Source: an optimization exercise on an open RTL-to-GDS flow (aim: small area). Production flows keep margins and buffers that such runs may drop. Where RTL was checked, it was by simulation tests only, not by an equivalence proof against the original. Some runs may be left out. An edit can pass the tests and still lose a function that they never use. No functional check of the RTL was part of run 2. Power and IR drop assume default switching activity.

$ cat flow/constraint.sdc
create_clock -name core_clock -period 5.5 [get_ports {clk}]
set_input_delay 1.1000 -clock core_clock [delete_from_list [all_inputs] [get_ports {clk}]]
set_output_delay 1.1000 -clock core_clock [all_outputs]
set_load 0.01 [all_outputs]
$ cat flow/run.sh
#!/bin/bash
# synth_recipe.tcl (not shown) runs the flow's synth.tcl, then flattens the netlist and writes it again
# the make line also repeats each setting of config.mk as NAME=value (left out here)
make -C /OpenROAD-flow-scripts/flow DESIGN_CONFIG=/design/flow/config.mk WORK_HOME=/design/flow/orfs CLKGATE_MAP_FILE= SYNTH_SCRIPT=/design/flow/synth_recipe.tcl finish
$ cat flow/design.v
`timescale 1ns/1ps
module reservation_station (
    input  wire         clk,
    input  wire         reset,
    input  wire         flush_pipeline,
    input  wire [1:0]   alloc_en,
    input  wire [11:0]  alloc_dst_tag,
    input  wire [11:0]  alloc_src1_tag,
    input  wire [11:0]  alloc_src2_tag,
    input  wire [63:0]  alloc_src1_val,
    input  wire [63:0]  alloc_src2_val,
    input  wire [1:0]   alloc_src1_ready,
    input  wire [1:0]   alloc_src2_ready,
    input  wire [23:0]  alloc_op,
    input  wire [11:0]  alloc_rob_tag,
    input  wire [63:0]  alloc_pc,
    input  wire [63:0]  alloc_imm,
    input  wire [1:0]   cdb_valid,
    input  wire [11:0]  cdb_tag,
    input  wire [63:0]  cdb_value,
    output reg  [1:0]   issue_valid,
    output reg  [23:0]  issue_op,
    output reg  [11:0]  issue_dst_tag,
    output reg  [63:0]  issue_src1_val,
    output reg  [63:0]  issue_src2_val,
    output reg  [11:0]  issue_rob_tag,
    output reg  [63:0]  issue_pc,
    output reg  [63:0]  issue_imm
);
    localparam N = 16;
    reg        e_valid  [0:N-1];
    reg [5:0]  e_dst    [0:N-1];
    reg [5:0]  e_s1tag  [0:N-1];
    reg [5:0]  e_s2tag  [0:N-1];
    reg [31:0] e_s1val  [0:N-1];
    reg [31:0] e_s2val  [0:N-1];
    reg        e_s1rdy  [0:N-1];
    reg        e_s2rdy  [0:N-1];
    reg [11:0] e_op     [0:N-1];
    reg [5:0]  e_rob    [0:N-1];
    reg [4:0]  e_age    [0:N-1];
    reg [31:0] e_pc     [0:N-1];
    reg [31:0] e_imm    [0:N-1];
    wire [N-1:0] ready_mask;
    genvar g;
    generate
        for (g = 0; g < N; g = g + 1) begin : g_rdy
            assign ready_mask[g] = e_valid[g] & e_s1rdy[g] & e_s2rdy[g];
        end
    endgenerate
    reg        c_valid [0:1];
    reg [4:0]  c_age   [0:1];
    reg [11:0] c_op    [0:1];
    reg [5:0]  c_dst   [0:1];
    reg [31:0] c_s1val [0:1];
    reg [31:0] c_s2val [0:1];
    reg [5:0]  c_rob   [0:1];
    reg [31:0] c_pc    [0:1];
    reg [31:0] c_imm   [0:1];
    reg        stage1_valid;
    reg        n_valid [0:1];
    reg [3:0]  n_idx   [0:1];
    integer    i, p;
    always @(*) begin : pick
        for (p = 0; p < 2; p = p + 1) begin
            n_valid[p] = 1'b0;
            n_idx[p]   = 4'd0;
            for (i = p*8; i < p*8 + 8; i = i + 1) begin
                if (ready_mask[i] && (!c_valid[p] || e_age[i] > c_age[p])) begin
                    n_valid[p] = 1'b1;
                    n_idx[p]   = i[3:0];
                end
            end
        end
    end
    always @(posedge clk or posedge reset) begin
        if (reset) begin
            c_valid[0] <= 1'b0; c_age[0] <= 5'd0;
            c_valid[1] <= 1'b0; c_age[1] <= 5'd0;
            stage1_valid <= 1'b0;
        end else if (flush_pipeline) begin
            c_valid[0] <= 1'b0; c_age[0] <= 5'd0;
            c_valid[1] <= 1'b0; c_age[1] <= 5'd0;
            stage1_valid <= 1'b0;
        end else begin
            c_valid[0] <= n_valid[0];
            c_age[0]   <= n_valid[0] ? e_age[n_idx[0]] : 5'd0;
            c_valid[1] <= n_valid[1];
            c_age[1]   <= n_valid[1] ? e_age[n_idx[1]] : 5'd0;
            stage1_valid <= 1'b1;
        end
    end
    always @(posedge clk) begin : cand_payload
        integer q;
        if (!reset && !flush_pipeline) begin
            for (q = 0; q < 2; q = q + 1) begin
                if (n_valid[q]) begin
                    c_op[q]    <= e_op[n_idx[q]];
                    c_dst[q]   <= e_dst[n_idx[q]];
                    c_s1val[q] <= e_s1val[n_idx[q]];
                    c_s2val[q] <= e_s2val[n_idx[q]];
                    c_rob[q]   <= e_rob[n_idx[q]];
                    c_pc[q]    <= e_pc[n_idx[q]];
                    c_imm[q]   <= e_imm[n_idx[q]];
                end
            end
        end
    end
    wire both_valid = c_valid[0] & c_valid[1];
    wire win_is_1   = both_valid ? !(c_age[0] > c_age[1]) : !c_valid[0];
    wire w          = win_is_1;
    wire r          = !win_is_1;
    wire win_valid  = c_valid[0] | c_valid[1];
    wire run_valid  = both_valid;
    always @(posedge clk or posedge reset) begin
        if (reset) begin
            issue_valid    <= 2'b0;
            issue_op       <= 24'd0;
            issue_dst_tag  <= 12'd0;
            issue_src1_val <= 64'd0;
            issue_src2_val <= 64'd0;
            issue_rob_tag  <= 12'd0;
            issue_pc       <= 64'd0;
            issue_imm      <= 64'd0;
        end else if (flush_pipeline) begin
            issue_valid    <= 2'b0;
            issue_op       <= 24'd0;
            issue_dst_tag  <= 12'd0;
            issue_src1_val <= 64'd0;
            issue_src2_val <= 64'd0;
            issue_rob_tag  <= 12'd0;
            issue_pc       <= 64'd0;
            issue_imm      <= 64'd0;
        end else if (stage1_valid) begin
            issue_valid[0] <= win_valid;
            if (win_valid) begin
                issue_op[11:0]        <= c_op[w];
                issue_dst_tag[5:0]    <= c_dst[w];
                issue_src1_val[31:0]  <= c_s1val[w];
                issue_src2_val[31:0]  <= c_s2val[w];
                issue_rob_tag[5:0]    <= c_rob[w];
                issue_pc[31:0]        <= c_pc[w];
                issue_imm[31:0]       <= c_imm[w];
            end
            issue_valid[1] <= run_valid;
            if (run_valid) begin
                issue_op[23:12]       <= c_op[r];
                issue_dst_tag[11:6]   <= c_dst[r];
                issue_src1_val[63:32] <= c_s1val[r];
                issue_src2_val[63:32] <= c_s2val[r];
                issue_rob_tag[11:6]   <= c_rob[r];
                issue_pc[63:32]       <= c_pc[r];
                issue_imm[63:32]      <= c_imm[r];
            end
        end else begin
            issue_valid <= 2'b0;
        end
    end
    reg [N-1:0] free_mask;
    reg [N-1:0] mask_after_port0;
    reg [3:0]   slot0, slot1;
    reg         slot0_ok, slot1_ok;
    always @(*) begin : alloc_pick
        integer k;
        for (k = 0; k < N; k = k + 1)
            free_mask[k] = !e_valid[k];
        slot0_ok = 1'b0;
        slot0    = 4'd0;
        if (alloc_en[0]) begin
            for (k = 0; k < N; k = k + 1) begin
                if (free_mask[k] && !slot0_ok) begin
                    slot0    = k[3:0];
                    slot0_ok = 1'b1;
                end
            end
        end
        mask_after_port0 = free_mask;
        if (slot0_ok)
            mask_after_port0[slot0] = 1'b0;
        slot1_ok = 1'b0;
        slot1    = 4'd0;
        if (alloc_en[1]) begin
            for (k = 0; k < N; k = k + 1) begin
                if (mask_after_port0[k] && !slot1_ok) begin
                    slot1    = k[3:0];
                    slot1_ok = 1'b1;
                end
            end
        end
    end
    generate
        for (g = 0; g < N; g = g + 1) begin : g_ent
            wire clr = e_valid[g] &
                       ((issue_valid[0] && e_rob[g] == issue_rob_tag[5:0]) ||
                        (issue_valid[1] && e_rob[g] == issue_rob_tag[11:6]));
            wire al0 = slot0_ok && slot0 == g;
            wire al1 = slot1_ok && slot1 == g;
            wire live = e_valid[g] && !clr;
            wire s1m0 = cdb_valid[0] && e_s1tag[g] == cdb_tag[5:0];
            wire s1m1 = cdb_valid[1] && e_s1tag[g] == cdb_tag[11:6];
            wire s2m0 = cdb_valid[0] && e_s2tag[g] == cdb_tag[5:0];
            wire s2m1 = cdb_valid[1] && e_s2tag[g] == cdb_tag[11:6];
            wire wk1 = live && !e_s1rdy[g] && (s1m0 || s1m1);
            wire wk2 = live && !e_s2rdy[g] && (s2m0 || s2m1);
            always @(posedge clk or posedge reset) begin
                if (reset) begin
                    e_valid[g] <= 1'b0;
                    e_s1rdy[g] <= 1'b0;
                    e_s2rdy[g] <= 1'b0;
                    e_age[g]   <= 5'd0;
                end else if (flush_pipeline) begin
                    e_valid[g] <= 1'b0;
                    e_age[g]   <= 5'd0;
                end else begin
                    if (clr) begin
                        e_valid[g] <= 1'b0;
                        e_age[g]   <= 5'd0;
                    end
                    if (al1) begin
                        e_valid[g] <= 1'b1;
                        e_s1rdy[g] <= alloc_src1_ready[1];
                        e_s2rdy[g] <= alloc_src2_ready[1];
                        e_age[g]   <= 5'd0;
                    end else if (al0) begin
                        e_valid[g] <= 1'b1;
                        e_s1rdy[g] <= alloc_src1_ready[0];
                        e_s2rdy[g] <= alloc_src2_ready[0];
                        e_age[g]   <= 5'd0;
                    end
                    if (wk1) e_s1rdy[g] <= 1'b1;
                    if (wk2) e_s2rdy[g] <= 1'b1;
                    if (live) e_age[g] <= e_age[g] + 5'd1;
                end
            end
            always @(posedge clk) begin
                if (!reset && !flush_pipeline) begin
                    if (al1) begin
                        e_dst[g]   <= alloc_dst_tag[11:6];
                        e_s1tag[g] <= alloc_src1_tag[11:6];
                        e_s2tag[g] <= alloc_src2_tag[11:6];
                        e_s1val[g] <= alloc_src1_val[63:32];
                        e_s2val[g] <= alloc_src2_val[63:32];
                        e_op[g]    <= alloc_op[23:12];
                        e_rob[g]   <= alloc_rob_tag[11:6];
                        e_pc[g]    <= alloc_pc[63:32];
                        e_imm[g]   <= alloc_imm[63:32];
                    end else if (al0) begin
                        e_dst[g]   <= alloc_dst_tag[5:0];
                        e_s1tag[g] <= alloc_src1_tag[5:0];
                        e_s2tag[g] <= alloc_src2_tag[5:0];
                        e_s1val[g] <= alloc_src1_val[31:0];
                        e_s2val[g] <= alloc_src2_val[31:0];
                        e_op[g]    <= alloc_op[11:0];
                        e_rob[g]   <= alloc_rob_tag[5:0];
                        e_pc[g]    <= alloc_pc[31:0];
                        e_imm[g]   <= alloc_imm[31:0];
                    end
                    if (wk1) e_s1val[g] <= s1m1 ? cdb_value[63:32] : cdb_value[31:0];
                    if (wk2) e_s2val[g] <= s2m1 ? cdb_value[63:32] : cdb_value[31:0];
                end
            end
        end
    endgenerate
endmodule
$ cat flow/config.mk
export PLATFORM = sky130hd
export DESIGN_NAME = reservation_station
export DESIGN_NICKNAME = reservation_station
export VERILOG_FILES = /design/flow/design.v
export SDC_FILE = /design/flow/constraint.sdc
export NUM_CORES = 8
export LEC_CHECK = 0
export CAP_MARGIN = 20
export CORE_MARGIN = 2
export CORE_UTILIZATION = 40
export PLACE_DENSITY = 0.6
export SLEW_MARGIN = 20
**Run 1: the metal 3 layer**

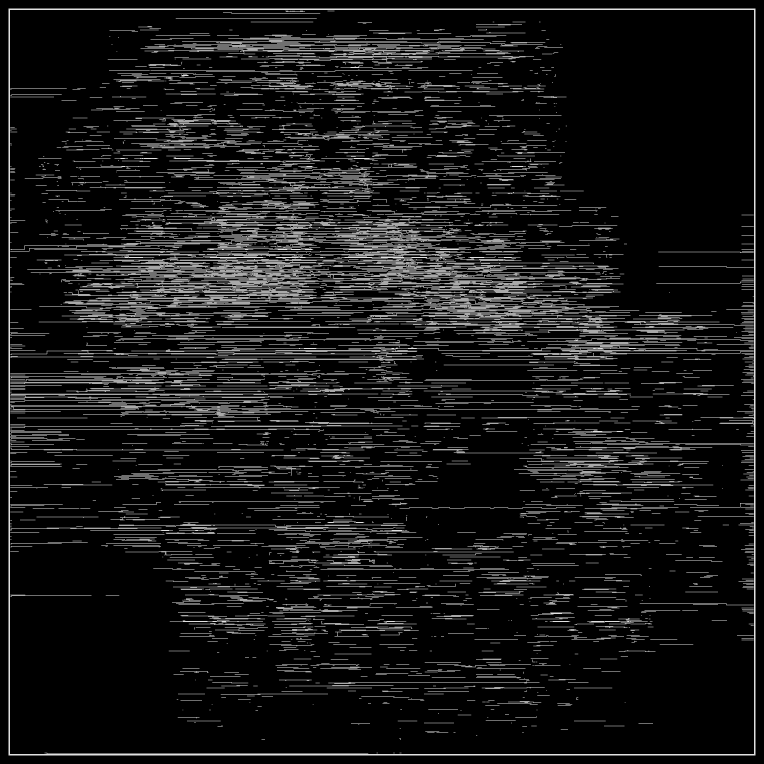
longest straight run	300 um
nets with wire on the layer	2098

**Run 1: clock distribution**

Scale bar: 200 um.
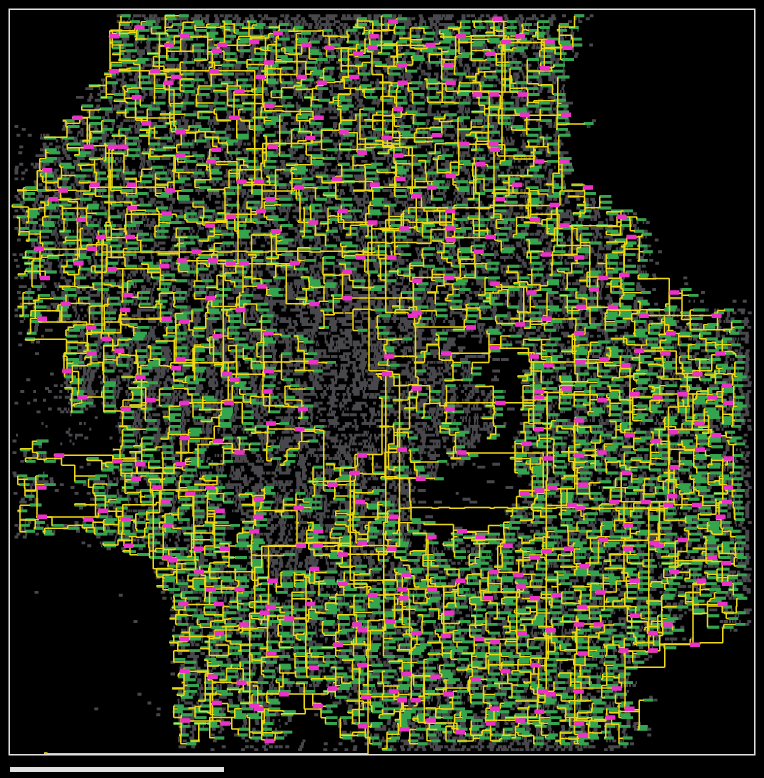
[yellow] clock wires | length: 49.0 mm
[green] flip-flops | count: 3375
[magenta] clock drivers | count: 390
routed clock nets	391

**Run 1: clock routing**

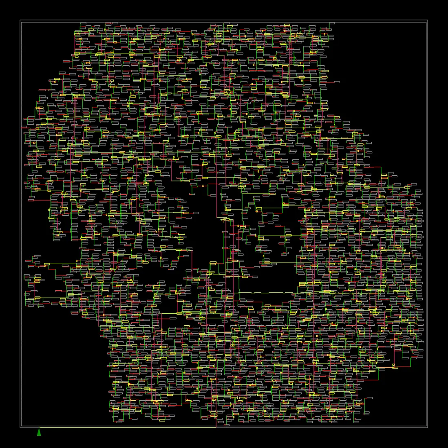
worst-skew pair later-pin latency: 1070 ps
layout clock buffer count: 530
Seq cells: 3375

==> summary.md, run 1 <==
| Metric | Value |
|---|---|
| Post-CTS resize count | `0` |
| Pre-Repair DR Iteration Count | `10` |
| Detailed-route DRC error count | `0` |
| Die span in y | `695 um` |
| Clk buf depth | `4` |
| Mapped Nets | `19256` |
| Initial antenna violation count | `136` |
| CORE AREA | `475000 um^2` |
| DP HPWL | `518000 um` |
| Clock buffer count from CTS | `390` |
| Row Count | `253` |
| Final setup TNS | `0 ps` |
| Seq/Total Area, Yosys | `51.9%` |
| CTS clk-pin slew, worst paths | `60 ps` |
| Synthesis Warnings | `25` |
| Avg Synthesized Cell Area | `10.2 um^2` |
| Post-Syn Area | `191000 um^2` |
| Top-count cell post-synth | `nand2_1` |
| Top Ports | `721` |
| Fin nets | `19275` |
| Final setup vio count | `0` |
| Die ar. | `483000 um^2` |
| Synth-to-layout area growth | `17.2%` |
| Pleak | `81.7 nW` |
| Finished Cell Area | `224000 um^2` |
| Tot Pwr | `0.0625 W` |
| Worst Clk Skew | `73.0 ps` |
| Placed cell count | `24734` |
| Starting Density | `40.2%` |
| Overall routing resource usage | `32.4%` |
| Tcrit/Tclk final | `96.8%` |
| DRT iter0 DRCs | `24338` |
| CTS tree | `yes` |
| Worst Reg2Reg Path Length in Cells | `22` |
| FF+latch count, synth | `3375` |
| WP data required | `6250 ps` |
| Worst R2R Start | `e_valid[0]` |
| Peak VDD IR | `0.312 mV` |
| Slew @ Worst Pin | `1200 ps` |
| Crit path to | `e_pc[8][25]` |
| Die X | `695 um` |
| Hold buffers post-CTS | `0` |
| CTS H-tree lvls | `5` |
| Hold Slack | `475 ps` |
| Total Routed Length | `811000 um` |
| Via count | `162526` |
| Most frequent cells in the layout | `4471 x nand2_1, 2928 x edfxtp_1, 1342 x mux2i_1, 1039 x mux2_2, 931 x nand3_1` |
| Root buf cell | `clkbuf_16` |
| Share of cells above drive strength 1 | `14.4%` |
| GRT overflow | `0` |
| Pins Over Slew Limit | `0` |
| Detail-routed via count per cell | `6.37` |
| Max-Cap Viols | `0` |
| Synth top area share | `46.0%` |
| Dominant cells by area after synthesis | `edfxtp_1 46%, nand2_1 8.8%, mux2i_1 7.0%` |
| Synth cell types | `84` |
| # clock sinks | `3375` |
| Setup Buffers After CTS | `0` |
| RR Endpoint | `e_pc[8][25]` |
| Crit Path Max Fanout | `16` |
| PD cells | `280 nW/um^2` |
| WL/cell | `31.8 um` |
| Crit path capture type | `flop` |
| Fmax | `0.188 GHz` |
| Global placement routability congestion | `0.941` |
| Critical path class | `reg2reg` |
| First-pass GRT wire length | `1140000 um` |
| Worst Setup Start Kind | `flop` |
| RSZ-0062 raised after global routing | `false` |
| Ys flop type | `edfxtp_1` |
| Post-Syn Instances | `18736` |
| Largest net degree at the start of global routing | `138` |
| Outcome | `timing/DRC/antenna clean` |
| Most common cell after layout, fill and taps aside | `nand2_1` |
| Setup crit start | `e_valid[0]` |
| Post-synth EDFFs | `2928` |
| R2R setup slack | `180 ps` |
| Final hold vios | `0` |
| Crit path DAT | `6080 ps` |
| Min Tclk post-route | `5320 ps` |
| Vias in the first global route | `154626` |
| Max-slew headroom | `19.8%` |
| HP Class | `reg2reg` |
| Number of port buffers | `720` |
| Ys async rst share | `13.2%` |
| Synth cell count leaders | `4475 x nand2_1, 2928 x edfxtp_1, 1601 x clkbuf_1` |
| Post-Place Cell Area | `211000 um^2` |
| Synth area leader | `edfxtp_1` |
| Post-route insts no fill | `25506` |
| ANT nets after route | `0` |
[run 1: worst max-delay path: stages, from the launching register on]
cell and delay, ps:
dfrtp_1 420, and4_4 220, buf_4 190, and4_1 240, o21a_1 130, o21a_1 210
inv_1 80, ha_2 230, buf_4 160, and2_1 140, nand3_1 90, nor4_2 210
a2111oi_2 90, a211oi_2 260, or3b_4 460, nor4_4 400, o21ai_4 190, buf_12 200
a21oi_1 360, buf_4 240, nor2_4 70, buf_12 200, buf_12 190
[run 1: report_power, final]
| part | switching [W] | total (W) | internal, W |
|---|---|---|---|
| Clock | 0.0116 | 0.0263 | 0.0147 |
| Sequential | 0.000258 | 0.0286 | 0.0284 |
| Combinational | 0.00480 | 0.00764 | 0.00284 |
| Total | 0.0166 | 0.0625 | 0.0459 |
[run 1: metal layers]
layer | routed length, um | part of all wire, % | global-route usage [%] | up-vias
li1 | - | - | - | 68414
met1 | 311000 | 38 | 42.6 | 80392
met2 | 348000 | 43 | 48.0 | 11247
met3 | 104000 | 13 | 9.76 | 2367
met4 | 47800 | 5.9 | 16.9 | 106
met5 | 731 | 0.090 | 0.130 | -
[run 1: worst min path at each step]
stage / from / endpoint / depth (start not counted)
2_1_floorplan: e_s1rdy[7] / e_s1rdy[7] / 1
3_3_place_gp: issue_pc[6] / issue_pc[6] / 2
3_5_place_dp: issue_imm[61] / issue_imm[61] / 2
4_1_cts: issue_imm[61] / issue_imm[61] / 2
5_1_grt: issue_src2_val[37] / issue_src2_val[37] / 2
6_report: issue_src2_val[52] / issue_src2_val[52] / 2
[run 1: cell type report]
cell class | count | area [um^2]
multi-input cells | 13252 | 84900
repair buffers | 1664 | 18900
flip-flops and latches | 3375 | 99100
diodes | 55 | 138
inverters | 72 | 274
clock buffers | 530 | 10700
well taps | 6375 | 7980
fillers | 43228 | 251000
clock inverters | 183 | 1830
[run 1: cells by family after synthesis]
| family | share of synthesized area, % |
|---|---|
| flip-flops | 51.9 |
| multiplexers | 13.2 |
| XOR/XNOR | 2.66 |
| adder cells (fa/ha/maj) | 0.688 |
| AO/OA/AOI/OAI | 12.0 |
| buffers and inverters | 4.41 |
| AND/OR/NAND/NOR | 15.2 |
[run 1: stage by stage]
step                setup slack (ps)  util [%]
detailed placement              -295      44.4
global route                    25.3      47.1
floorplan                      -4790         -
CTS                             10.1      47.0
global placement                -267      44.4
finish                           177      47.1
## Run 2: files that changed since run 1, shown whole
removed: flow/run.sh
==> flow/design.v <==
`timescale 1ns/1ps
module reservation_station (
    input  wire         clk,
    input  wire         reset,
    input  wire         flush_pipeline,
    input  wire [1:0]   alloc_en,
    input  wire [11:0]  alloc_dst_tag,
    input  wire [11:0]  alloc_src1_tag,
    input  wire [11:0]  alloc_src2_tag,
    input  wire [63:0]  alloc_src1_val,
    input  wire [63:0]  alloc_src2_val,
    input  wire [1:0]   alloc_src1_ready,
    input  wire [1:0]   alloc_src2_ready,
    input  wire [23:0]  alloc_op,
    input  wire [11:0]  alloc_rob_tag,
    input  wire [63:0]  alloc_pc,
    input  wire [63:0]  alloc_imm,
    input  wire [1:0]   cdb_valid,
    input  wire [11:0]  cdb_tag,
    input  wire [63:0]  cdb_value,
    output reg  [1:0]   issue_valid,
    output reg  [23:0]  issue_op,
    output reg  [11:0]  issue_dst_tag,
    output reg  [63:0]  issue_src1_val,
    output reg  [63:0]  issue_src2_val,
    output reg  [11:0]  issue_rob_tag,
    output reg  [63:0]  issue_pc,
    output reg  [63:0]  issue_imm
);
    localparam N = 16;
    reg [N-1:0] e_valid;
    reg [N-1:0] e_s1rdy;
    reg [N-1:0] e_s2rdy;
    reg [4:0]   e_age   [0:N-1];
    reg [5:0]   e_dst   [0:N-1];
    reg [31:0]  e_s1val [0:N-1];    
    reg [31:0]  e_s2val [0:N-1];
    reg [11:0]  e_op    [0:N-1];
    reg [5:0]   e_rob   [0:N-1];
    reg [31:0]  e_pc    [0:N-1];
    reg [31:0]  e_imm   [0:N-1];
    wire [N-1:0] ready_mask = e_valid & e_s1rdy & e_s2rdy;
    reg        c_valid [0:1];
    reg [4:0]  c_age   [0:1];
    reg [2:0]  c_idx   [0:1];
    reg        stage1_valid;
    reg        n_valid [0:1];
    reg [2:0]  n_idx   [0:1];
    integer    i, p;
    always @(*) begin : pick
        for (p = 0; p < 2; p = p + 1) begin
            n_valid[p] = 1'b0;
            n_idx[p]   = 3'd0;
            for (i = 0; i < 8; i = i + 1) begin
                if (ready_mask[p*8+i] && (!c_valid[p] || e_age[p*8+i] > c_age[p])) begin
                    n_valid[p] = 1'b1;
                    n_idx[p]   = i[2:0];
                end
            end
        end
    end
    always @(posedge clk or posedge reset) begin
        if (reset) begin
            c_valid[0] <= 1'b0;
            c_valid[1] <= 1'b0;
            stage1_valid <= 1'b0;
        end else if (flush_pipeline) begin
            c_valid[0] <= 1'b0;
            c_valid[1] <= 1'b0;
            stage1_valid <= 1'b0;
        end else begin
            c_valid[0] <= n_valid[0];
            c_valid[1] <= n_valid[1];
            stage1_valid <= 1'b1;
        end
    end
    always @(posedge clk) begin
        c_age[0] <= e_age[{1'b0, n_idx[0]}];
        c_age[1] <= e_age[{1'b1, n_idx[1]}];
        c_idx[0] <= n_idx[0];
        c_idx[1] <= n_idx[1];
    end
    wire both_valid = c_valid[0] & c_valid[1];
    wire win_is_1   = both_valid ? !(c_age[0] > c_age[1]) : !c_valid[0];
    wire win_valid  = c_valid[0] | c_valid[1];
    wire [3:0] i0 = {1'b0, c_idx[0]};
    wire [3:0] i1 = {1'b1, c_idx[1]};
    wire [151:0] h0 = {e_op[i0], e_dst[i0], e_s1val[i0], e_s2val[i0], e_rob[i0], e_pc[i0], e_imm[i0]};
    wire [151:0] h1 = {e_op[i1], e_dst[i1], e_s1val[i1], e_s2val[i1], e_rob[i1], e_pc[i1], e_imm[i1]};
    wire [151:0] l0 = win_is_1 ? h1 : h0;
    wire [151:0] l1 = win_is_1 ? h0 : h1;
    always @(posedge clk or posedge reset) begin
        if (reset)
            issue_valid <= 2'b0;
        else if (flush_pipeline)
            issue_valid <= 2'b0;
        else
            issue_valid <= {stage1_valid & both_valid, stage1_valid & win_valid};
    end
    always @(posedge clk) begin
        {issue_op[11:0], issue_dst_tag[5:0], issue_src1_val[31:0], issue_src2_val[31:0],
         issue_rob_tag[5:0], issue_pc[31:0], issue_imm[31:0]} <= l0;
        {issue_op[23:12], issue_dst_tag[11:6], issue_src1_val[63:32], issue_src2_val[63:32],
         issue_rob_tag[11:6], issue_pc[63:32], issue_imm[63:32]} <= l1;
    end
    wire [N-1:0] free_mask  = ~e_valid;
    wire [N-1:0] first_free = free_mask & (~free_mask + 1'b1);
    wire [N-1:0] rest_free  = free_mask & ~first_free;
    wire [N-1:0] second_free = rest_free & (~rest_free + 1'b1);
    wire [N-1:0] al0v = alloc_en[0] ? first_free : {N{1'b0}};
    wire [N-1:0] al1v = alloc_en[1] ? (alloc_en[0] ? second_free : first_free) : {N{1'b0}};
    wire [31:0] a_s1_0 = {alloc_src1_val[31:6],  alloc_src1_ready[0] ? alloc_src1_val[5:0]   : alloc_src1_tag[5:0]};
    wire [31:0] a_s1_1 = {alloc_src1_val[63:38], alloc_src1_ready[1] ? alloc_src1_val[37:32] : alloc_src1_tag[11:6]};
    wire [31:0] a_s2_0 = {alloc_src2_val[31:6],  alloc_src2_ready[0] ? alloc_src2_val[5:0]   : alloc_src2_tag[5:0]};
    wire [31:0] a_s2_1 = {alloc_src2_val[63:38], alloc_src2_ready[1] ? alloc_src2_val[37:32] : alloc_src2_tag[11:6]};
    genvar g;
    generate
        for (g = 0; g < N; g = g + 1) begin : g_ent
            wire clr = (issue_valid[0] && e_rob[g] == issue_rob_tag[5:0]) ||
                       (issue_valid[1] && e_rob[g] == issue_rob_tag[11:6]);
            wire al0 = al0v[g];
            wire al1 = al1v[g];
            wire s1m0 = cdb_valid[0] && e_s1val[g][5:0] == cdb_tag[5:0];
            wire s1m1 = cdb_valid[1] && e_s1val[g][5:0] == cdb_tag[11:6];
            wire s2m0 = cdb_valid[0] && e_s2val[g][5:0] == cdb_tag[5:0];
            wire s2m1 = cdb_valid[1] && e_s2val[g][5:0] == cdb_tag[11:6];
            wire wk1 = !e_s1rdy[g] && (s1m0 || s1m1);
            wire wk2 = !e_s2rdy[g] && (s2m0 || s2m1);
            always @(posedge clk or posedge reset) begin
                if (reset)
                    e_valid[g] <= 1'b0;
                else if (flush_pipeline)
                    e_valid[g] <= 1'b0;
                else if (al0 || al1)
                    e_valid[g] <= 1'b1;
                else if (clr)
                    e_valid[g] <= 1'b0;
            end
            wire ld   = al0 | al1;
            wire hold = ~ld;
            wire h1   = ~ld & ~wk1;
            wire h2   = ~ld & ~wk2;
            wire w1a  = ~ld & wk1 & ~s1m1;
            wire w1b  = ~ld & wk1 &  s1m1;
            wire w2a  = ~ld & wk2 & ~s2m1;
            wire w2b  = ~ld & wk2 &  s2m1;
            wire [87:0] fd0 = {alloc_dst_tag[5:0],  alloc_op[11:0],  alloc_rob_tag[5:0],  alloc_pc[31:0],  alloc_imm[31:0]};
            wire [87:0] fd1 = {alloc_dst_tag[11:6], alloc_op[23:12], alloc_rob_tag[11:6], alloc_pc[63:32], alloc_imm[63:32]};
            wire [87:0] fq  = {e_dst[g], e_op[g], e_rob[g], e_pc[g], e_imm[g]};
            wire [87:0] fn  = ({88{al0}} & fd0) | ({88{al1}} & fd1) | ({88{hold}} & fq);
            always @(posedge clk) begin
                {e_dst[g], e_op[g], e_rob[g], e_pc[g], e_imm[g]} <= fn;
                e_s1val[g] <= ({32{al0}} & a_s1_0) | ({32{al1}} & a_s1_1) | ({32{h1}} & e_s1val[g]) |
                              ({32{w1a}} & cdb_value[31:0]) | ({32{w1b}} & cdb_value[63:32]);
                e_s2val[g] <= ({32{al0}} & a_s2_0) | ({32{al1}} & a_s2_1) | ({32{h2}} & e_s2val[g]) |
                              ({32{w2a}} & cdb_value[31:0]) | ({32{w2b}} & cdb_value[63:32]);
                e_s1rdy[g] <= (al0 & alloc_src1_ready[0]) | (al1 & alloc_src1_ready[1]) | (hold & (e_s1rdy[g] | wk1));
                e_s2rdy[g] <= (al0 & alloc_src2_ready[0]) | (al1 & alloc_src2_ready[1]) | (hold & (e_s2rdy[g] | wk2));
                e_age[g] <= ld ? 5'd0 : e_age[g] + 5'd1;
            end
        end
    endgenerate
endmodule
==> flow/flow/run.sh <==
#!/bin/bash
# Own layout flow: the standard flow, except that synthesis maps the
# logic with an area-oriented ABC script and CTS inserts no dummy loads.
set -euo pipefail
W=$PWD
export CUSTOM_ABC_SCRIPT=$W/flow/abc_area_custom.script
export CTS_ARGS="-sink_clustering_enable -repair_clock_nets -dont_use_dummy_load"
make -C "$FLOW_HOME" DESIGN_CONFIG=$W/config.mk WORK_HOME=$W/orfs CLKGATE_MAP_FILE= \
  SYNTH_SCRIPT=$W/flow/synth_custom.tcl synth > $W/synth_custom.log 2>&1
bash standard.sh > $W/standard.log 2>&1
==> flow/flow/abc_area_custom.script <==
strash
dch -f
amap -m
topo
==> flow/flow/synth_custom.tcl <==
# The standard synthesis (synth_recipe.tcl), with one change: ABC maps the
# combinational logic with an area-oriented script (flow/abc_area_custom.script)
# instead of ORFS's. Registers are mapped before ABC runs and are not touched.
proc synth {args} { yosys synth -nofsm -noshare {*}$args }
proc abc {args} {
  set i [lsearch -exact $args -script]
  if { $i >= 0 } { lset args [expr { $i + 1 }] $::env(CUSTOM_ABC_SCRIPT) }
  yosys abc {*}$args
}
source $::env(SCRIPTS_DIR)/synth.tcl
# left out here: clear keep_hierarchy, flatten, clean up, hide names made inside functions, write 1_2_yosys.v
==> flow/standard.sh <==
#!/bin/bash
# synth_recipe.tcl (not shown) runs the flow's synth.tcl, then flattens the netlist and writes it again
# the make line also repeats each setting of config.mk as NAME=value (left out here)
make -C /OpenROAD-flow-scripts/flow DESIGN_CONFIG=/design/flow/config.mk WORK_HOME=/design/flow/orfs CLKGATE_MAP_FILE= SYNTH_SCRIPT=/design/flow/synth_recipe.tcl "${@:-finish}"
==> flow/config.mk <==
export PLATFORM = sky130hd
export DESIGN_NAME = reservation_station
export DESIGN_NICKNAME = reservation_station
export VERILOG_FILES = /design/flow/design.v
export SDC_FILE = /design/flow/constraint.sdc
export NUM_CORES = 8
export LEC_CHECK = 0
export ABC_AREA = 1
export CAP_MARGIN = 20
export CORE_MARGIN = 2
export CORE_UTILIZATION = 40
export PLACE_DENSITY = 0.6
export SLEW_MARGIN = 20
**Run 2: the metal 3 layer**

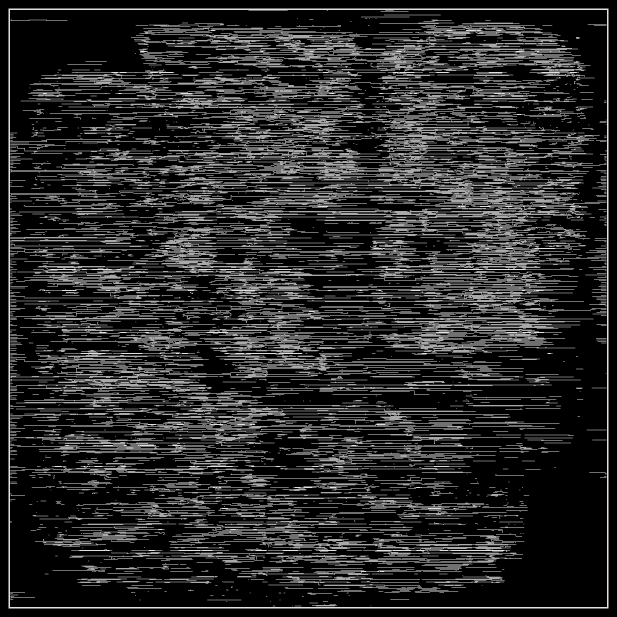
wire length on this layer	125 mm
main direction	horizontal
nets with wire on the layer	2471

**Run 2: clock routing**

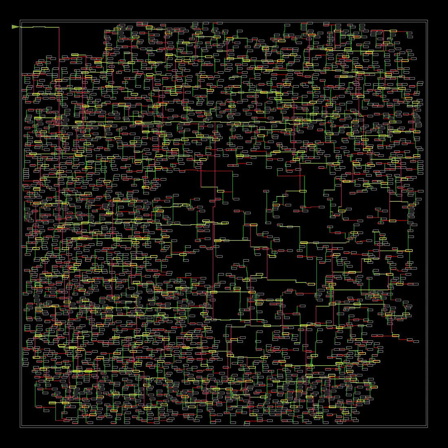
layout clock buffer count: 323
# clock sinks: 2885
clock buffer count from CTS: 323

**Run 2: placement by cell class**

Scale bar: 200 um. Fill, decap, tap and diode cells in gray.
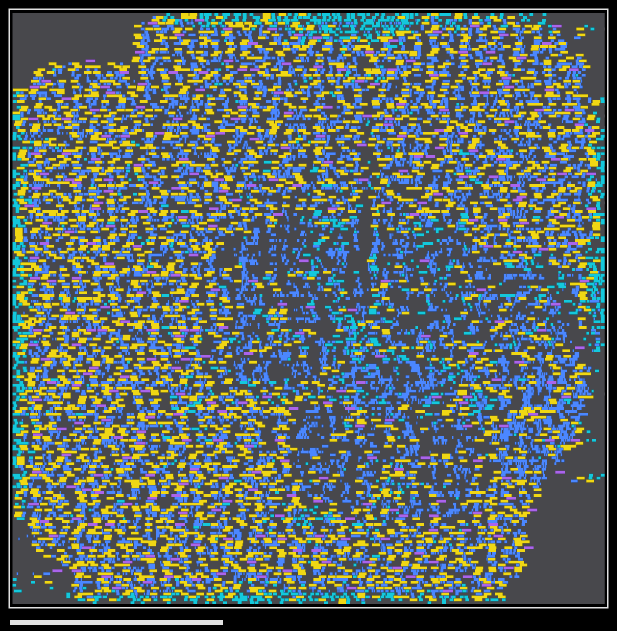
color	class	cells
purple	clock drivers	323
cyan	remaining buffers and delay cells	1296
blue	combinational and other logic	9745
yellow	sequential cells	2885
Finished Cell Area: 152000 um^2
Row Count: 204

==> run 2 against run 1 <==
- utilization is 2.1 points higher
- final area fell by 32%
- area after synthesis decreased by 35%
- cell count fell by 28%
- critical endpoint is now e_s2val[14][20]
- largest cell class is now multi-input gates
==> summary.md, run 2 <==
| Metric | Value |
|---|---|
| Outcome | `timing/DRC/antenna clean` |
| Dominant cells by area after synthesis | `dfxtp_1 46%, o221ai_1 17%, a222oi_1 7.0%` |
| Total Routed Length | `766000 um` |
| Register area | `57900 um^2` |
| WP data required | `6330 ps` |
| Max-Cap Viols | `0` |
| WL/cell | `41.6 um` |
| Via count | `150689` |
| Vias in the first global route | `143300` |
| Overall routing resource usage | `45.8%` |
| Fmax | `0.193 GHz` |
| Crit Path Max Fanout | `54` |
| Top Ports | `721` |
| Synth cell count leaders | `2864 x dfxtp_1, 2435 x o221ai_1, 1154 x nand2_1` |
| Fin nets | `14767` |
| HP Class | `reg2reg` |
| Pre-Repair DR Iteration Count | `17` |
| Peak VDD IR | `0.308 mV` |
| Avg Synthesized Cell Area | `9.81 um^2` |
| Share of cells above drive strength 1 | `7.74%` |
| Number of port buffers | `720` |
| Post-Syn Instances | `12630` |
| PD cells | `469 nW/um^2` |
| CORE AREA | `309000 um^2` |
| Final setup TNS | `0 ps` |
| Ys async rst share | `0.728%` |
| Biggest cell delay along the critical path | `760 ps` |
| First-pass GRT wire length | `1060000 um` |
| Most frequent cells in the layout | `2859 x dfxtp_1, 2432 x o221ai_1, 1146 x nand2_1, 902 x o22ai_1, 880 x clkinv_1` |
| DP HPWL | `442000 um` |
| Synth area leader | `dfxtp_1` |
| Clk buf depth | `4` |
| Slew @ Worst Pin | `1400 ps` |
| Largest net degree at the start of global routing | `145` |
| Pins Over Slew Limit | `0` |
| Post-Syn Area | `124000 um^2` |
| Detailed-route DRC error count | `0` |
| Root buf cell | `clkbuf_16` |
| Die ar. | `314000 um^2` |
| GRT overflow | `0` |
## run 2: cell count changes after synthesis, moves of 942 or more
| cell | before | now |
|---|---|---|
| clkinv_1 | 0 | 942 |
| mux2_2 | 1039 | 0 |
| dfxtp_1 | 0 | 2864 |
| edfxtp_1 | 2928 | 0 |
| o221ai_1 | 80 | 2435 |
| clkbuf_1 | 1601 | 0 |
| nand2_1 | 4475 | 1154 |
| mux2i_1 | 1342 | 0 |
## run 2: repair_timing
| action | 4_1_cts | 5_1_grt |
|---|---|---|
| setup endpoints to repair | 0 | 53 |
| resized for setup | 0 | 2 |
| hold buffers | 0 | 0 |
## run 2: cell families after synthesis
group	synth area share (%)
flops	46.7
simple gates	8.72
xor+xnor	0.00707
compound gates	40.7
fa+ha+maj	1.02
buf+inv	2.85
## run 2: cell type report
class                      count  area share, %
timing repair buffer        1296           8.79
clock buffer                 323           5.33
tap                         4120           3.40
inverter                     942           2.48
antenna                       20         0.0330
sequential                  2885           38.1
multi-input combinational   8803           41.8
## run 2: path summary, 6_finish.rpt
kind	to	start	cells past startpoint	slack, ps
setup reg to reg	e_s2val[14][20]	e_valid[1]	26	320
min in group asynchronous	e_valid[14]	reset	2	770
hold reg to reg	e_age[4][0]	e_age[4][0]	1	450
setup / recovery	e_s2val[14][20]	e_valid[1]	26	320
max in group asynchronous	e_valid[0]	reset	2	4220
hold / removal	e_age[4][0]	e_age[4][0]	1	450
## run 2: power breakdown
part | internal [W] | leakage [nW] | switching, W
logic | 0.00879 | 26.1 | 0.0122
clock network | 0.0103 | 3.98 | 0.00865
registers | 0.0270 | 24.3 | 0.00433
## run 2: per-layer routing
metal	share of wire, %	routed length (um)	global-route usage (%)	up-vias
met2	39	300000	63.4	15376
met3	16	125000	17.6	4010
met5	0.049	375	0.301	-
li1	-	-	-	58528
met1	36	273000	57.6	72739
met4	8.8	67300	33.3	36
## run 2: stage by stage
stage	cells	cell area (um^2)	hold slack, ps	total power [W]
floorplan	12630	124000	421	0.0419
global placement	18036	143000	430	0.0506
detailed placement	18042	144000	439	0.0514
CTS	18365	152000	451	0.0700
global route	18382	152000	465	0.0735
finish	18389	152000	449	0.0712
## run 2: worst max-delay path, delay by kind of cell, from the launching register on
| family | cells | cell delay [ps] |
|---|---|---|
| AND/OR/NAND/NOR | 14 | 2360 |
| buffers and inverters | 10 | 1770 |
| AO/OA/AOI/OAI | 2 | 470 |
| flip-flops | 1 | 450 |
==> inputs of run 3 (changes only) <==
--- a/flow/design.v
+++ b/flow/design.v
@@ -84,8 +84,21 @@
     wire win_is_1   = both_valid ? !(c_age[0] > c_age[1]) : !c_valid[0];
     wire win_valid  = c_valid[0] | c_valid[1];
-    wire [3:0] i0 = {1'b0, c_idx[0]};
-    wire [3:0] i1 = {1'b1, c_idx[1]};
-    wire [151:0] h0 = {e_op[i0], e_dst[i0], e_s1val[i0], e_s2val[i0], e_rob[i0], e_pc[i0], e_imm[i0]};
-    wire [151:0] h1 = {e_op[i1], e_dst[i1], e_s1val[i1], e_s2val[i1], e_rob[i1], e_pc[i1], e_imm[i1]};
+    wire [151:0] pl [0:N-1];
+    genvar gp;
+    generate
+        for (gp = 0; gp < N; gp = gp + 1) begin : g_pl
+            assign pl[gp] = {e_op[gp], e_dst[gp], e_s1val[gp], e_s2val[gp], e_rob[gp], e_pc[gp], e_imm[gp]};
+        end
+    endgenerate
+    reg [151:0] h0, h1;
+    integer k;
+    always @(*) begin
+        h0 = 152'd0;
+        h1 = 152'd0;
+        for (k = 0; k < 8; k = k + 1) begin
+            h0 = h0 | ({152{c_idx[0] == k}} & pl[k]);
+            h1 = h1 | ({152{c_idx[1] == k}} & pl[8+k]);
+        end
+    end
     wire [151:0] l0 = win_is_1 ? h1 : h0;
     wire [151:0] l1 = win_is_1 ? h0 : h1;
==> flow/flow/run.sh (replaced) <==
#!/bin/bash
# Own layout flow: the standard flow, except that synthesis maps the
# logic with an area-oriented ABC script, ports are buffered with the
# smallest buffer, and CTS inserts no dummy loads.
set -euo pipefail
W=$PWD
export CUSTOM_ABC_SCRIPT=$W/flow/abc_area_custom.script
export BUFFER_PORTS_ARGS="-buffer_cell sky130_fd_sc_hd__buf_1"
export CTS_ARGS="-sink_clustering_enable -repair_clock_nets -dont_use_dummy_load -buf_list {sky130_fd_sc_hd__clkbuf_2 sky130_fd_sc_hd__clkbuf_4 sky130_fd_sc_hd__clkbuf_8}"
make -C "$FLOW_HOME" DESIGN_CONFIG=$W/config.mk WORK_HOME=$W/orfs CLKGATE_MAP_FILE= \
  SYNTH_SCRIPT=$W/flow/synth_custom.tcl synth > $W/synth_custom.log 2>&1
bash standard.sh > $W/standard.log 2>&1
--- a/flow/config.mk
+++ b/flow/config.mk
@@ -6,5 +6,4 @@
 export NUM_CORES = 8
 export LEC_CHECK = 0
-export ABC_AREA = 1
 export CAP_MARGIN = 20
 export CORE_MARGIN = 2
**Run 3: placement by cell class**

Scale bar: 200 um. Fill, decap, tap and diode cells in gray.
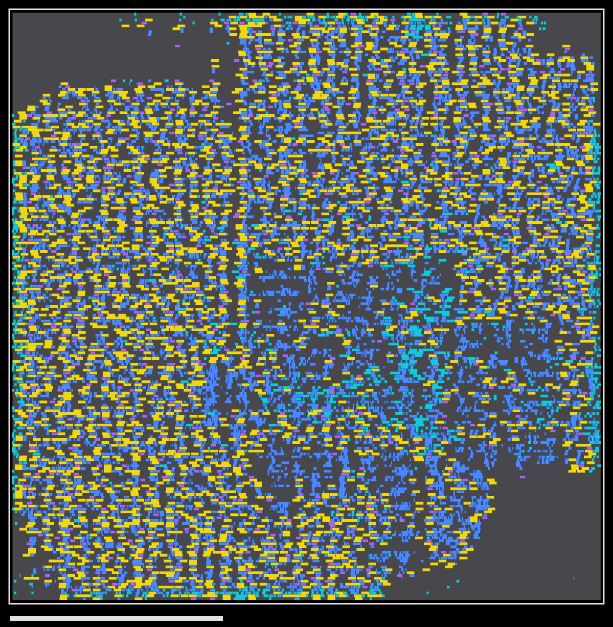
color	class	cells
cyan	remaining buffers and delay cells	1205
blue	combinational and other logic	9336
yellow	sequential cells	2885
purple	clock drivers	482
Row Count: 203
CORE AREA: 305000 um^2
Finished Cell Area: 144000 um^2
Final Util: 47.2%
Seq area share: 40.2%

**Run 3: the metal 3 layer**

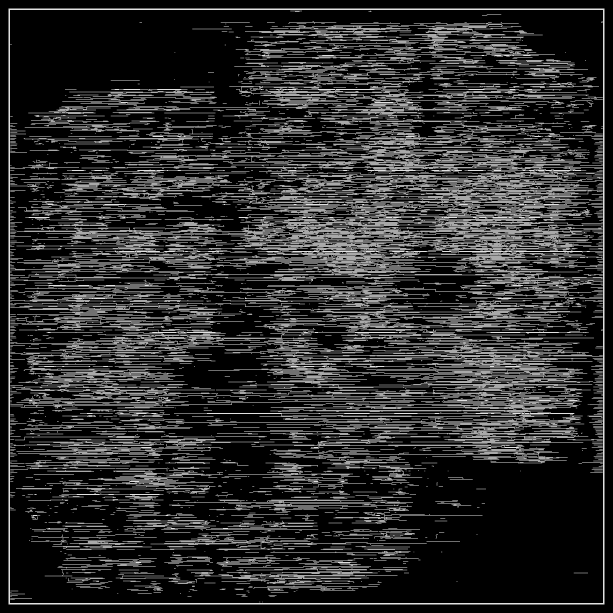
wire length on this layer	133 mm
main direction	horizontal
share of all routed wire	18%
longest straight run	211 um
Total Routed Length: 761000 um
via count: 151425
met3 Use GR: 20.6%

**Run 3: clock distribution**

Scale bar: 200 um.
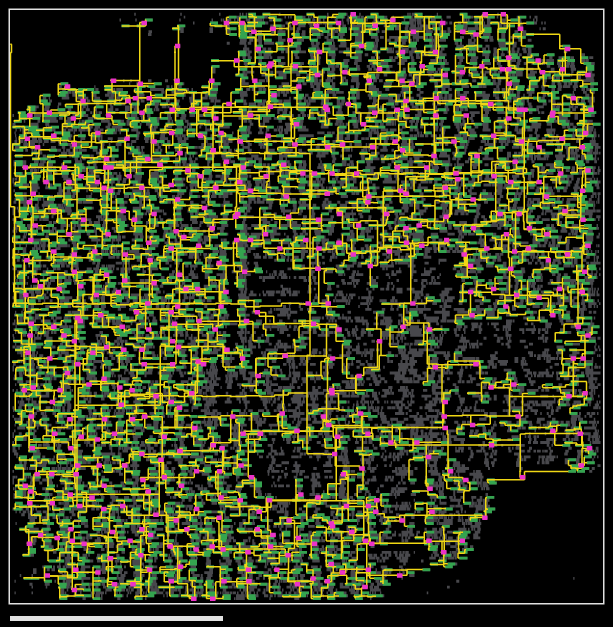
[yellow] clock wires | length: 39.2 mm
[magenta] clock drivers | count: 482
[green] flip-flops | count: 2885
routed clock nets	483

==> run 3 against run 2 <==
- clock power shrank 15%
- non-clock buffer count decreased by 91
- flip-flop and latch count unchanged
- sequential power hardly changed
- synthesized cell count down 3.2%
- largest power group unchanged
- worst hold slack got worse by 260 ps
- area after synthesis shrank 1.1%
- utilization decreased by 2.0 points
- still clean on timing, DRC and antenna
==> summary.md, run 3 <==
| Metric | Value |
|---|---|
| Initial antenna violation count | `70` |
| Pre-Repair DR Iteration Count | `22` |
| GRT overflow | `0` |
| Die X | `558 um` |
| Crit Path Max Fanout | `32` |
| Dominant cells by area after synthesis | `dfxtp_1 47%, o221ai_1 17%, a222oi_1 12%` |
| Simple-gate share of the synthesized area | `9.24%` |
| CP Cell Sequence | `clkinv_1, nor2_1, clkinv_1, nor2_1, clkinv_1, nor2_1, clkinv_1, nor2_1, clkinv_1, nor2_1, clkinv_1, nor2_1, nand2_1, clkinv_1, buf_4, nor3_1, o221ai_4, clkinv_2, nor2_4, clkinv_1, nor2_4, a222oi_1, o221ai_1` |
| R2R setup slack | `340 ps` |
| Peak VDD IR | `0.386 mV` |
| Tcrit/Tclk final | `93.9%` |
| Fin nets | `14426` |
| Synth Area in Compound Gates | `39.7%` |
| Setup crit start | `e_valid[1]` |
| Largest delay contributor family on the critical path | `simple AND/OR/NAND/NOR gates` |
| DP HPWL | `415000 um` |
| Final hold vios | `0` |
| Slew @ Worst Pin | `1380 ps` |
| Top Ports | `721` |
| FF+latch count, synth | `2885` |
| Vias in the first global route | `143860` |
| CTS H-tree lvls | `5` |
| Global placement routability congestion | `0.996` |
| Worst R2R Start | `e_valid[1]` |
| WL/cell | `42.2 um` |
| First-pass GRT wire length | `1050000 um` |
| Min Tclk post-route | `5160 ps` |
| Most used cell, CP | `clkinv_1` |
| Overall routing resource usage | `46.1%` |
| Die ar. | `311000 um^2` |
| Max-slew headroom | `8.27%` |
| Worst Clk Skew | `229 ps` |
| HP Class | `in2reg` |
| Worst Setup Start Kind | `flop` |
| CTS tree | `yes` |
| DRT iter0 DRCs | `38998` |
| Largest family of logic cells by synthesized area | `compound AO/OA/AOI/OAI gates` |
| Clk buf depth | `4` |
| Post-Syn Instances | `12221` |
| Placed cell count | `17505` |
| Synthesis Warnings | `14` |
| Die span in y | `558 um` |
| Max-Cap Viols | `0` |
| CTS clk-pin slew, worst paths | `60 ps` |
| Outcome | `timing/DRC/antenna clean` |
| Synth top area share | `46.8%` |
| Biggest cell delay along the critical path | `1010 ps` |
| Clock buffer count from CTS | `482` |
| Hold Path Cell Cnt | `3` |
| Most common cell after layout, fill and taps aside | `dfxtp_1` |
| Ys async rst share | `0.728%` |
| FILL cells | `28533` |
| Starting Density | `40.1%` |
| Share of cells above drive strength 1 | `8.50%` |
| Avg Synthesized Cell Area | `10.0 um^2` |
| WP data required | `6590 ps` |
| Slowest-stage cell, CP | `nor2_4` |
| Most frequent cells in the layout | `2859 x dfxtp_1, 2380 x o221ai_1, 1457 x a222oi_1, 1386 x nand2_1, 849 x clkinv_1` |
[run 3: cell types whose count changed in the layout (fill, tap and decap cells not counted), sizes merged, moves of 55 or more]
cell / previous run / this run
a221oi: 244 / 146
a22oi: 385 / 208
o22ai: 910 / 538
nand2: 1154 / 1399
nand3: 559 / 499
o21ai: 91 / 151
clkbuf: 323 / 490
a21oi: 603 / 289
a222oi: 862 / 1457
a22o: 135 / 5
buf: 578 / 1197
nor2: 347 / 292
clkdlybuf4s50: 718 / 0
nand4: 155 / 218
[run 3: what timing repair did]
action	CTS	global route
hold buffers	0	0
gates resized for setup	0	6
setup endpoints to repair	0	161
setup buffers	0	2
[run 3: metal layers]
layer	wire, um	track usage [%]	share of wire, %
met5	492	0.664	0.065
met4	68100	33.9	8.9
met3	133000	20.6	17
met2	298000	63.9	39
met1	261000	55.7	34
[run 3: logic make-up after synthesis]
family / count (synthesis)
AND/OR/NAND/NOR: 2591
buffers and inverters: 913
flip-flops: 2885
XOR/XNOR: 1
adder cells (fa/ha/maj): 101
AO/OA/AOI/OAI: 5730
[run 3: worst max-delay path by stage]
stage | to | slack (ps) | cells past startpoint
5_1_grt | e_s2val[11][11] | -60 | 26
3_3_place_gp | e_s1val[15][1] | 200 | 27
2_1_floorplan | e_s1val[5][0] | -6370 | 8
6_report | e_s1val[11][28] | 340 | 23
3_5_place_dp | e_s1val[15][4] | 370 | 26
4_1_cts | e_s2val[12][20] | 450 | 23
[run 3: power breakdown]
part / internal, W / switching [W] / total (W)
clock network: 0.00763 / 0.00851 / 0.0161
registers: 0.0269 / 0.00425 / 0.0311
logic: 0.00788 / 0.0144 / 0.0223
[run 3: area by class of cell]
type                            instances  area, um^2  area share (%)
Antenna cell                           51         128          0.0886
Timing Repair Buffer                 1205        8370            5.81
Clock buffer                          482        6630            4.61
Inverter                              913        3530            2.45
Sequential cell                      2885       57900            40.2
Tap cell                             4100        5130            3.56
Multi-Input combinational cell       8423       62300            43.3
[run 3: worst min-delay path, cell delays in order]
cell and delay (ps):
buf_1 100, a22oi_1 60, o21ai_0 70
[run 3: stage by stage]
stage                     worst slack (ps)  utilization [%]  instance area [um^2]
final                                  338             47.2                144000
after global routing                 -64.6             47.1                144000
after detailed placement               373             44.8                137000
after CTS                              446             47.0                143000
after floorplan                      -6370                -                123000
after global placement                 196             44.7                137000
==> inputs of run 4 (changes only) <==
==> flow/flow/run.sh (replaced) <==
#!/bin/bash
# Own layout flow: the standard flow, except that synthesis maps the
# logic with an area-oriented ABC script, ports are buffered with the
# smallest buffer, and CTS uses one clock buffer type, fixed sink clusters
# and no dummy loads.
set -euo pipefail
W=$PWD
export CUSTOM_ABC_SCRIPT=$W/flow/abc_area_custom.script
export BUFFER_PORTS_ARGS="-buffer_cell sky130_fd_sc_hd__buf_1"
export CTS_ARGS="-sink_clustering_enable -repair_clock_nets -dont_use_dummy_load -sink_clustering_size 20 -sink_clustering_max_diameter 90 -buf_list {sky130_fd_sc_hd__clkbuf_16}"
make -C "$FLOW_HOME" DESIGN_CONFIG=$W/config.mk WORK_HOME=$W/orfs CLKGATE_MAP_FILE= \
  SYNTH_SCRIPT=$W/flow/synth_custom.tcl synth > $W/synth_custom.log 2>&1
bash standard.sh > $W/standard.log 2>&1
**Run 4: the metal 3 layer**

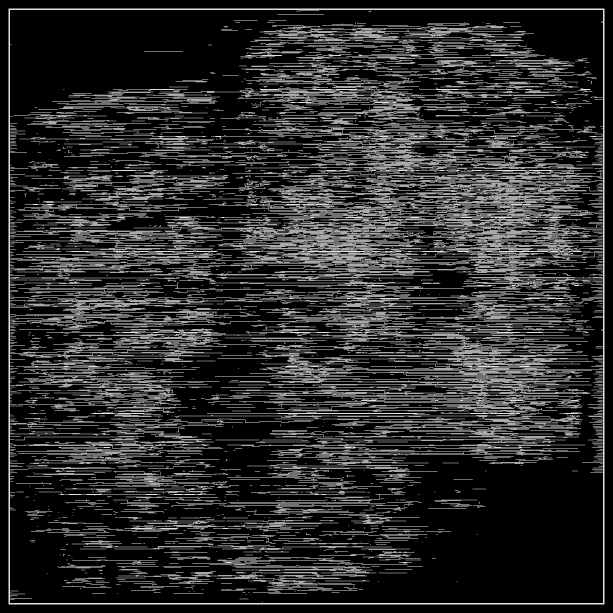
longest straight run	233 um
main direction	horizontal

**Run 4: clock routing**

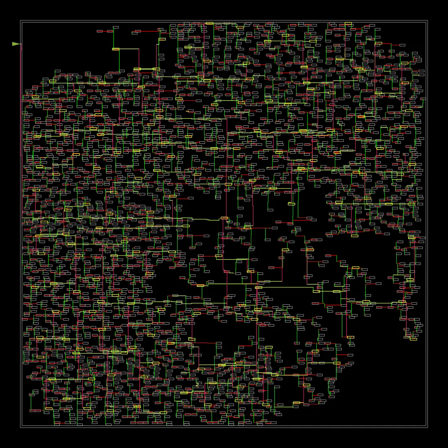
Seq cells: 2885
layout clock buffer count: 179

**Run 4: placement by cell class**

Scale bar: 200 um. Fill, decap, tap and diode cells in gray.
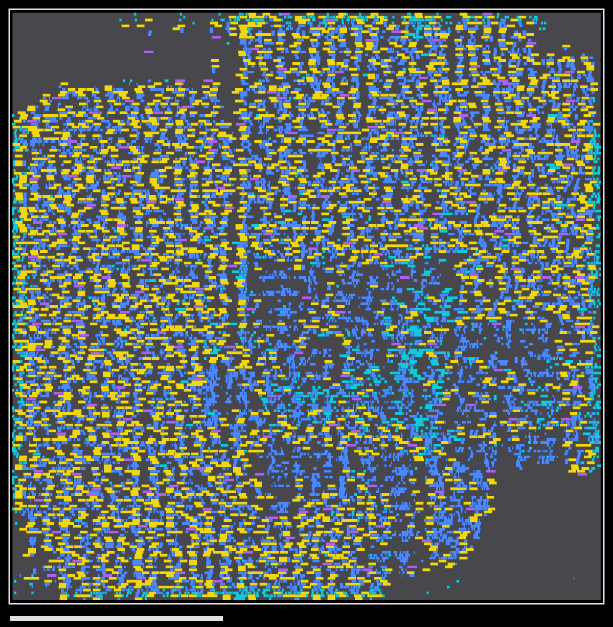
color	class	cells
blue	combinational and other logic	9337
cyan	remaining buffers and delay cells	1203
yellow	sequential cells	2885
purple	clock drivers	179

==> run 4 against run 3 <==
- still clean on timing, DRC and antenna
- combinational power about the same
- non-clock buffer count decreased by 2
- first-iteration DRC count decreased by 1.3%
- worst setup slack got worse by 27 ps
- clock skew decreased by 110 ps
- via count decreased by 1.4%
- flip-flop and latch count unchanged
- synthesized cell count unchanged
- maximum frequency decreased by 0.51%
- register-to-register slack got worse by 30 ps
- critical path type unchanged
- largest power group unchanged
==> summary.md, run 4 <==
| Metric | Value |
|---|---|
| Die ar. | `311000 um^2` |
| CTS H-tree lvls | `4` |
| CORE AREA | `305000 um^2` |
| Die X | `558 um` |
| PD cells | `471 nW/um^2` |
| Met2 Routed Length | `297000 um` |
| Worst Clk Skew | `118 ps` |
| Outcome | `timing/DRC/antenna clean` |
| Max-slew headroom | `4.50%` |
| ANT nets after route | `0` |
| Synth area leader | `dfxtp_1` |
| Share of cells above drive strength 1 | `6.48%` |
| Pre-Repair DR Iteration Count | `23` |
| CP Cell Sequence | `clkinv_1, nor2_1, clkinv_1, nor2_1, clkinv_1, nor2_2, clkinv_1, nor2_2, clkinv_1, nor2_1, inv_2, nor2_1, buf_4, clkinv_1, nor2_1, nor2_1, o2111ai_1, a221oi_4, nor2_4, clkinvlp_4, nor2_2, a222oi_1, o221ai_1` |
| Dominant cells by area after synthesis | `dfxtp_1 47%, o221ai_1 17%, a222oi_1 12%` |
| Setup crit start | `e_valid[1]` |
| Top Ports | `721` |
| Root buf cell | `clkbuf_16` |
| Mapped Nets | `12737` |
| Worst R2R Start | `e_valid[1]` |
| Fin nets | `14122` |
| Overall routing resource usage | `45.8%` |
| Ys async rst share | `0.728%` |
| GRT overflow | `0` |
| Max-Cap Viols | `0` |
| Slowest-stage cell, CP | `nor2_2` |
| Slew @ Worst Pin | `1430 ps` |
| Synth top area share | `46.8%` |
| Final setup vio count | `0` |
| Row Count | `203` |
| Initial antenna violation count | `65` |
| Met3 Wirelength | `131000 um` |
| Min Tclk post-route | `5190 ps` |
| Post-synth EDFFs | `0` |
| Post-Syn Instances | `12221` |
| Most common cell after layout, fill and taps aside | `dfxtp_1` |
| DP HPWL | `415000 um` |
| Detailed-route DRC error count | `0` |
| Critical path class | `reg2reg` |
| DRT iter0 DRCs | `38491` |
| Pleak | `49.9 nW` |
| Total Routed Length | `756000 um` |
| Crit path capture type | `flop` |
| Tcrit/Tclk final | `94.3%` |
| CTS tree | `yes` |
| Clk buf depth | `4` |
| Worst-skew pair later-pin latency | `980 ps` |
| Most frequent cells in the layout | `2859 x dfxtp_1, 2380 x o221ai_1, 1457 x a222oi_1, 1387 x nand2_1, 847 x clkinv_1` |
| Clock buffer count from CTS | `179` |
| Buf+Inv Stages, Crit Path | `9` |
| Fmax | `0.193 GHz` |
| Final setup TNS | `0 ps` |
| Number of port buffers | `720` |
| Vias in the first global route | `141349` |
| # clock sinks | `2885` |
| FF+latch count, synth | `2885` |
| CTS clk-pin slew, worst paths | `90 ps` |
| Largest net degree at the start of global routing | `155` |
| Largest delay contributor family on the critical path | `simple AND/OR/NAND/NOR gates` |
| Highest Signal Layer | `met5` |
| Synthesis Warnings | `14` |
| WP data required | `6320 ps` |
| Ys flop type | `dfxtp_1` |
| Met1 WL | `259000 um` |
| Biggest cell delay along the critical path | `1170 ps` |
| Via count | `149295` |
| Synth-to-layout area growth | `15.7%` |
| HP Class | `in2async` |
| Post-Syn Area | `123000 um^2` |
| RSZ-0062 raised after global routing | `false` |
| Avg Synthesized Cell Area | `10.0 um^2` |
| Starting Density | `40.1%` |
| First-pass GRT wire length | `1050000 um` |
| Pins Over Slew Limit | `0` |
| Crit Path Max Fanout | `16` |
| Worst Setup Start Kind | `flop` |
| Hold buffers post-CTS | `0` |
| Die span in y | `558 um` |
| Peak VDD IR | `0.398 mV` |
run 4: cell counts after synthesis:
No cell type changed its count.
run 4: worst reg2reg max path, cell delays in order (launching register included):
cell and delay [ps]:
dfrtp_1 410, clkinv_1 140, nor2_1 200, clkinv_1 140, nor2_1 160, clkinv_1 130, nor2_2 160, clkinv_1 120
nor2_2 160, clkinv_1 110, nor2_1 230, inv_2 100, nor2_1 170, buf_4 140, clkinv_1 100, nor2_1 210
nor2_1 70, o2111ai_1 160, a221oi_4 140, nor2_4 200, clkinvlp_4 350, nor2_2 1180, a222oi_1 190, o221ai_1 140
run 4: power breakdown:
group          total (W)  switching, W  internal (W)
registers         0.0311       0.00426        0.0268
clock network     0.0134       0.00763       0.00578
logic             0.0223        0.0144       0.00788
total             0.0667        0.0263        0.0405
run 4: layer usage:
metal | vias up | global-route usage [%]
li1 | 56947 | -
met1 | 72039 | 55.6
met2 | 15860 | 63.5
met3 | 4399 | 20.2
met4 | 50 | 33.5
met5 | - | 0.324
run 4: area by class of cell:
cell class	instances	area [um^2]
Clock buffer	179	4480
Sequential cell	2885	57900
Multi-Input combinational cell	8424	62300
Fill cell	28602	163000
Inverter	913	3530
Antenna cell	35	87.6
Tap cell	4100	5130
Timing Repair Buffer	1203	8390
run 4: final timing paths:
kind	cells after the start	slack (ps)	end
hold / removal	2	410	c_valid[1]
hold reg to reg	1	450	e_age[8][0]
min in group core_clock	3	420	e_imm[13][28]
setup / recovery	23	310	e_s2val[12][18]
setup reg to reg	23	310	e_s2val[12][18]
max in group asynchronous	2	4590	e_valid[5]
run 4: kinds of logic (layout without fill, tap and decap cells):
group           Yosys count  count (layout)  share of synthesized area, %
buf+inv                 913            2295                          2.80
simple gates           2591            2592                          9.24
xor+xnor                  1               1                       0.00715
other cells               0              35                             0
fa+ha+maj               101             101                          1.03
compound gates         5730            5730                          39.7
flops                  2885            2885                          47.2
run 4: repair_timing:
item / CTS / global route
resized for setup: 0 / 10
buffers inserted: 0 / 2
setup endpoints to repair: 0 / 272
run 4: through the flow:
step                      hold WS, ps  worst slack, ps  area [um^2]  util (%)  cells
after global routing              456              111       142000      46.4  17716
after detailed placement          436              373       137000      44.8  17505
after global placement            431              196       137000      44.7  17493
after floorplan                   421            -6370       123000         -  12221
final                             414              311       142000      46.5  17739
after CTS                         399              386       141000      46.3  17684

## port drivers added, routing unchanged
How much do the figures lean on ideal ports? The routed layouts below were timed once more, with nothing changed but the port constraints. Step 1 sets driving cells, clkbuf_16 on the clock port and buf_2 on the other inputs (assumed; they add their load-dependent delay and slew). Step 2 moves the port delays by t, midway between the first and last clock arrival at a register: inputs arrive t later, outputs are due t later. That takes back most of the time a late clock gives input paths. a / b / c = ideal / step 1 / step 2; a / b = the first two.
run | t (ns) | slack for setup (ns) | worst setup path at the end | slew at the worst register clock pin (ns) | worst data-port slew with drivers (ns)
run 1 | 1.155 | 0.177 / 0.177 / -0.424 | input to register | 0.07 / 0.07 | 0.34
run 2 | 1.048 | 0.324 / 0.324 / -0.109 | input to register | 0.07 / 0.07 | 0.18
run 3 | 1.245 | 0.338 / 0.338 / 0.176 | input to register | 0.07 / 0.07 | 0.28
run 4 | 1.020 | 0.311 / 0.311 / -0.022 | input to register | 0.10 / 0.10 | 0.33
Met with ideal ports but missed after step 2: setup timing in run 1, run 2 and run 4. The setup slack of run 1, which loses most, moves by 0.000 ns with the drivers and by -0.601 ns with both steps.
